Context: an optimization exercise on an open-source flow, tuned for small area. The choices shown serve that exercise and are no tape-out recipe. Only simulation tests tie the RTL to the original design; equivalence was not proved. Power is estimated from default activity; no workload was simulated.

`flow/constraint.sdc`:
```
create_clock -name core_clock -period 7.0 [get_ports {clk}]
set_input_delay 1.4000 -clock core_clock [delete_from_list [all_inputs] [get_ports {clk}]]
set_output_delay 1.4000 -clock core_clock [all_outputs]
set_load 0.01 [all_outputs]
```
`flow/design.v`:
```
module mem_ctrl
#(
	parameter WORD_SIZE = 32,
	parameter CL_SIZE_WIDTH = 512,
	parameter ADDR_BITCOUNT = 64
)
(
	input wire clk,
	input wire rst_n,
	input wire host_init,
	input wire host_rd_ready,
	input wire host_wr_ready,
	input logic [1:0] op,
	input wire [ADDR_BITCOUNT-1:0] raw_address,
	input wire [ADDR_BITCOUNT-1:0] address_offset,
	input logic [WORD_SIZE-1:0] common_data_bus_read_in, 
	output logic [WORD_SIZE-1:0] common_data_bus_write_out, 
	input logic [CL_SIZE_WIDTH-1:0] host_data_bus_read_in,
	output logic [CL_SIZE_WIDTH-1:0] host_data_bus_write_out,
	output logic [ADDR_BITCOUNT-1:0] corrected_address,
	output logic ready,
	output logic tx_done,
	output logic rd_valid,
	output logic host_re,  
	output logic host_we,
	output logic host_rgo,
	output logic host_wgo
);
	localparam FILL_COUNT = CL_SIZE_WIDTH / WORD_SIZE;
	localparam FILL_BITS = $clog2(FILL_COUNT);
	typedef enum logic [1:0]
	{
		IDLE = 2'b00,
		READ = 2'b01,
		WRITE = 2'b11 
	} opcode;
	typedef enum reg[1:0]
	{
		STARTUP = 2'b00,
		READY = 2'b01,
		HOSTOP = 2'b10,
		FILL = 2'b11
	} sm_state;
	opcode op_in;
	sm_state state;
	logic [FILL_BITS-1:0] fill_count;
	reg [CL_SIZE_WIDTH-1:0] line_buffer;
	logic [WORD_SIZE-1:0] line_out [FILL_COUNT-1:0];
	reg bubble;
	genvar gv;
	generate
		for(gv = 0; gv < FILL_COUNT; ++gv) begin
			assign line_out[gv] = line_buffer[((gv + 1)*WORD_SIZE)-1:gv*WORD_SIZE];
		end
	endgenerate
	always_comb begin
		host_data_bus_write_out = line_buffer;
		common_data_bus_write_out = line_out[fill_count];
		tx_done = 1'b0;
		ready = 1'b1;
		host_re = 1'b0;
		host_we = 1'b0;
		host_rgo = 1'b0;
		host_wgo = 1'b0;
		rd_valid = 1'b0;
		case(state)
			STARTUP: begin
				ready = 1'b0;
			end
			READY: begin
			end
			HOSTOP: begin
				if(op == WRITE) begin
					host_wgo = 1'b1;
					if(host_wr_ready && bubble) begin
						tx_done = 1'b1;
						host_we = 1'b1;
					end
				end	
				else if(op == READ) begin
					host_rgo = 1'b1;
					if(host_rd_ready && bubble) begin
						host_re = 1'b1;
					end
				end
			end
			FILL: begin
				if(op == READ) begin
					rd_valid = 1'b1;
					if(&fill_count == 1'b1) begin
						tx_done = 1'b1;
					end
				end
			end
			default: begin
			end
		endcase
	end
	always_ff@ (posedge clk, negedge rst_n) begin
		if(!rst_n) begin
			state <= STARTUP;
			fill_count <= '0;
			line_buffer <= '0;
			bubble <= '0;
		end
		else begin
			case(state)
				STARTUP: begin
					if(host_init) begin
						state <= READY;
					end
				end
				READY: begin
					if(op_in == READ) begin
						state <= HOSTOP;
					end
					else if(op_in == WRITE) begin
						state <= FILL;
					end
				end
				FILL: begin
					if(&fill_count == 1'b1) begin
						fill_count <= '0;
						if(op_in == WRITE) begin
							state <= HOSTOP;
							line_buffer <= {common_data_bus_read_in, line_buffer[CL_SIZE_WIDTH-1:WORD_SIZE]};					
						end
						else if(op_in == READ) begin
							state <= READY;
						end
					end
					else begin
						if(op_in == WRITE) begin
							line_buffer <= {common_data_bus_read_in, line_buffer[CL_SIZE_WIDTH-1:WORD_SIZE]};					
						end
						else if(op_in == READ) begin
							bubble <= '0;
						end
						fill_count <= fill_count + 1;
					end
				end
				HOSTOP: begin
					if(op == READ && host_rd_ready) begin
						line_buffer <= host_data_bus_read_in;
						state <= FILL;
						bubble <= bubble + 1;
					end
					else if(op == WRITE && host_wr_ready && bubble) begin
						state <= READY;
						bubble <= 1'b0;
					end
					else if(op == WRITE && !bubble) begin
						bubble <= bubble + 1;
					end
				end
				default begin
				end
			endcase
		end
	end
	assign op_in = opcode'(op);
	assign corrected_address = raw_address + address_offset;
endmodule
```
`flow/config.mk`:
```
export PLATFORM = sky130hd
export DESIGN_NAME = mem_ctrl
export DESIGN_NICKNAME = mem_ctrl
export VERILOG_FILES = /design/flow/design.v
export SDC_FILE = /design/flow/constraint.sdc
export NUM_CORES = 4
export LEC_CHECK = 0
export CAP_MARGIN = 20
export CORE_AREA = 10 10 390 390
export DIE_AREA = 0 0 400 400
export SLEW_MARGIN = 20
```
`flow/run.sh`:
```
#!/bin/bash
# synth_recipe.tcl (not shown) runs the flow's synth.tcl, then flattens the netlist and writes it again
# the make line also repeats each setting of config.mk as NAME=value (left out here)
make -C /OpenROAD-flow-scripts/flow DESIGN_CONFIG=/design/flow/config.mk WORK_HOME=/design/flow/orfs CLKGATE_MAP_FILE= SYNTH_SCRIPT=/design/flow/synth_recipe.tcl finish
```
Placed cells, one color a class:
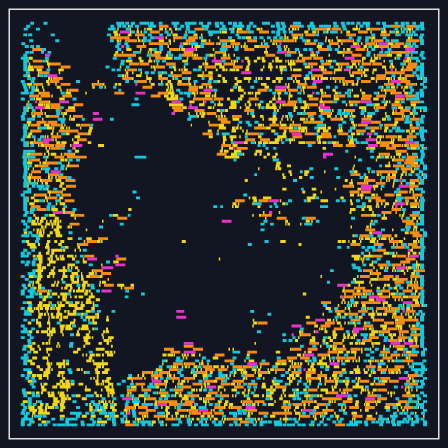
legend:
  orange:
    class: flip-flops
    cells: 519
    share_of_their_area: 29%
  yellow:
    class: all other logic
    cells: 3090
    share_of_their_area: 36%
  cyan:
    class: other buffers and delay cells
    cells: 1360
    share_of_their_area: 30%
  magenta:
    class: clock drivers and dummy loads
    cells: 119
    share_of_their_area: 4.9%
Core Area: 0.143 mm²
final core utilization: 33.1%
final instance area: 0.0475 mm²
Rows: 139
register fraction of the total cell area: 27.3%

Nets reached from selected ports:
Scale bar: 100 µm.
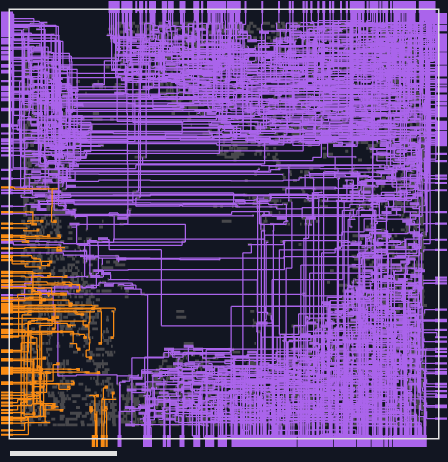
legend:
  purple:
    port: host_data_bus_write_out
    direction: output
    edge: 201 south, 139 north, 108 east, 64 west
    end_cells: 512
    wire: 101 mm
  orange:
    port: corrected_address
    direction: output
    edge: 58 west, 6 south
    end_cells: 64
    wire: 4250 µm
num ports: 1294
PortBufs: 1293

==> impl_metrics.toml <==
[synthesis]
syn_nets = 4676
synth_area_leader_cell = "dfrtp_1"
netlist_area_mm2 = 0.0304
synthAdderAreaFrac_pct = 2.82
synth.top_cell.area_share_pct = 42.7
synth-async-reset-ratio_pct = 100
synth_most_common_cell = "nand2_1"
synth_compound_area_share_pct = 22.7
ys_seq_area_share_pct = 42.7
synth-seq-cells = 519
muxShareOfSynthArea_pct = 1.28
avgSynthCellArea_um2 = 7.74
synth_cells = 3929
synthTopCellsByCount = "nand2_1, nor2_1, a31oi_1"
synth_flop_cell = "dfrtp_1"
yosys_warnings = 2

[run]
maxCapViolCount = 0

[pwr]
ir_drop_v = 0.000284
power_switching_w = 0.0123
pwr-share-comb_pct = 51.8
clk-power_w = 0.00365
sw_frac_of_total_pct = 50.7
seq_cell_power_w = 0.00806
power_top_consumer = "combinational logic"
powerDensity_mw_per_mm2 = 511
leakage_nw = 19.3
power_frac_seq_pct = 33.2
clkPwrFrac_pct = 15.0

[min_path]
hp-start = "bubble"
hp-class = "reg2reg"

[worst_setup_path]
cp.depth = 14
reg2reg_slack_ns = 2.98
cp_max_fo = 4
cp-start-kind = "input pin"
critPathTopFamily = "compound AO/OA/AOI/OAI gates"
worstSetupEndpoint = "corrected_address[56]"
r2r_cells = 6

[detailed_routing]
postRouteWirelength_um = 244000
drt-met1-wl_um = 95500
vias_per_cell = 5.34
routed-via-count = 37600
dr.first_iter.drc_count = 5531
ant_nets = 0

[cells_and_area]
inverters = 27
multiInputGateArea_mm2 = 0.0162
nFlopsAndLatches = 519
top_area_cell_class = "multi-input gates"
clk_share_pct = 4.64
nMultiInputCombCells = 3063
syn2layout_area_growth_pct = 56.4
largest_register_ffs = 512
buf_share_pct = 28.6
finalNetCount = 5788
final_common_cell = "clkdlybuf4s50_1"
final_layout_size_suffix_gt1_share_pct = 4.83
ff_latch_area_mm2 = 0.0130
finalNonFillerCells = 7031
final_cell_mix = "clkdlybuf4s50_1, nand2_1, nor2_1"

[sta]
final_min_period_over_clock_period_pct = 96.6
fin_setup_tns_ns = 0
max_freq_ghz = 0.148
setup_viol = 0
fin_crit_ns = 6.77
hold_viol = 0
final.setup.worst_slack_ns = 0.235
clock_skew_ns = 0.0398

[clock_tree]
post_cts_buffers = 0
clock_path_buffers = 3
cts_tree = "yes"
ctsRootBufferMaster = "clkbuf_16"
cts_buffers = 70
clk_latency_ns = 0.68
clk_pin_slew_worst_paths_ns = 0.06
cts_htree_levels = 3
clock-sinks = 519

[global_routing]
track_usage_pct = 28.7
grt_pass1_wl_um = 318000
use_met3_pct = 10.7
met2_usage_pct = 42.0
grt_max_degree = 181
grt_use_met1_pct = 36.7
antenna_found_initial = 73

[placed_design]
dpl.hpwl_um = 195000
placed_area_mm2 = 0.0452
place_congestion = 1.01
dp_cells = 6872
pre_cts_slack_ns = 0.258

[floorplanning]
die_area_mm2 = 0.160
start_util_pct = 21.2
die_height_um = 400
die_x_um = 400

[run_status]
status = "timing/DRC/antenna clean"

## port drivers added, routing unchanged
How much do the figures lean on ideal ports? The routed layout below was timed once more, with nothing changed but the port constraints. Step 1, drivers: a clkbuf_16 drives clk and a buf_2 each remaining input, both assumed. Step 2 moves the port delays by t, midway between the first and last clock arrival at a register: inputs arrive t later, outputs are due t later. That takes back most of the time a late clock gives input paths. Slacks: ideal / step 1 / step 2; pairs: ideal / step 1.
t, ns: 0.756
setup WS [ns]: 0.235 / 0.199 / 0.199
worst data-port slew with drivers (ns): 0.21
After both steps this run still meets setup and hold. The setup slack of this run moves by -0.036 ns with the drivers and by -0.036 ns with both steps.
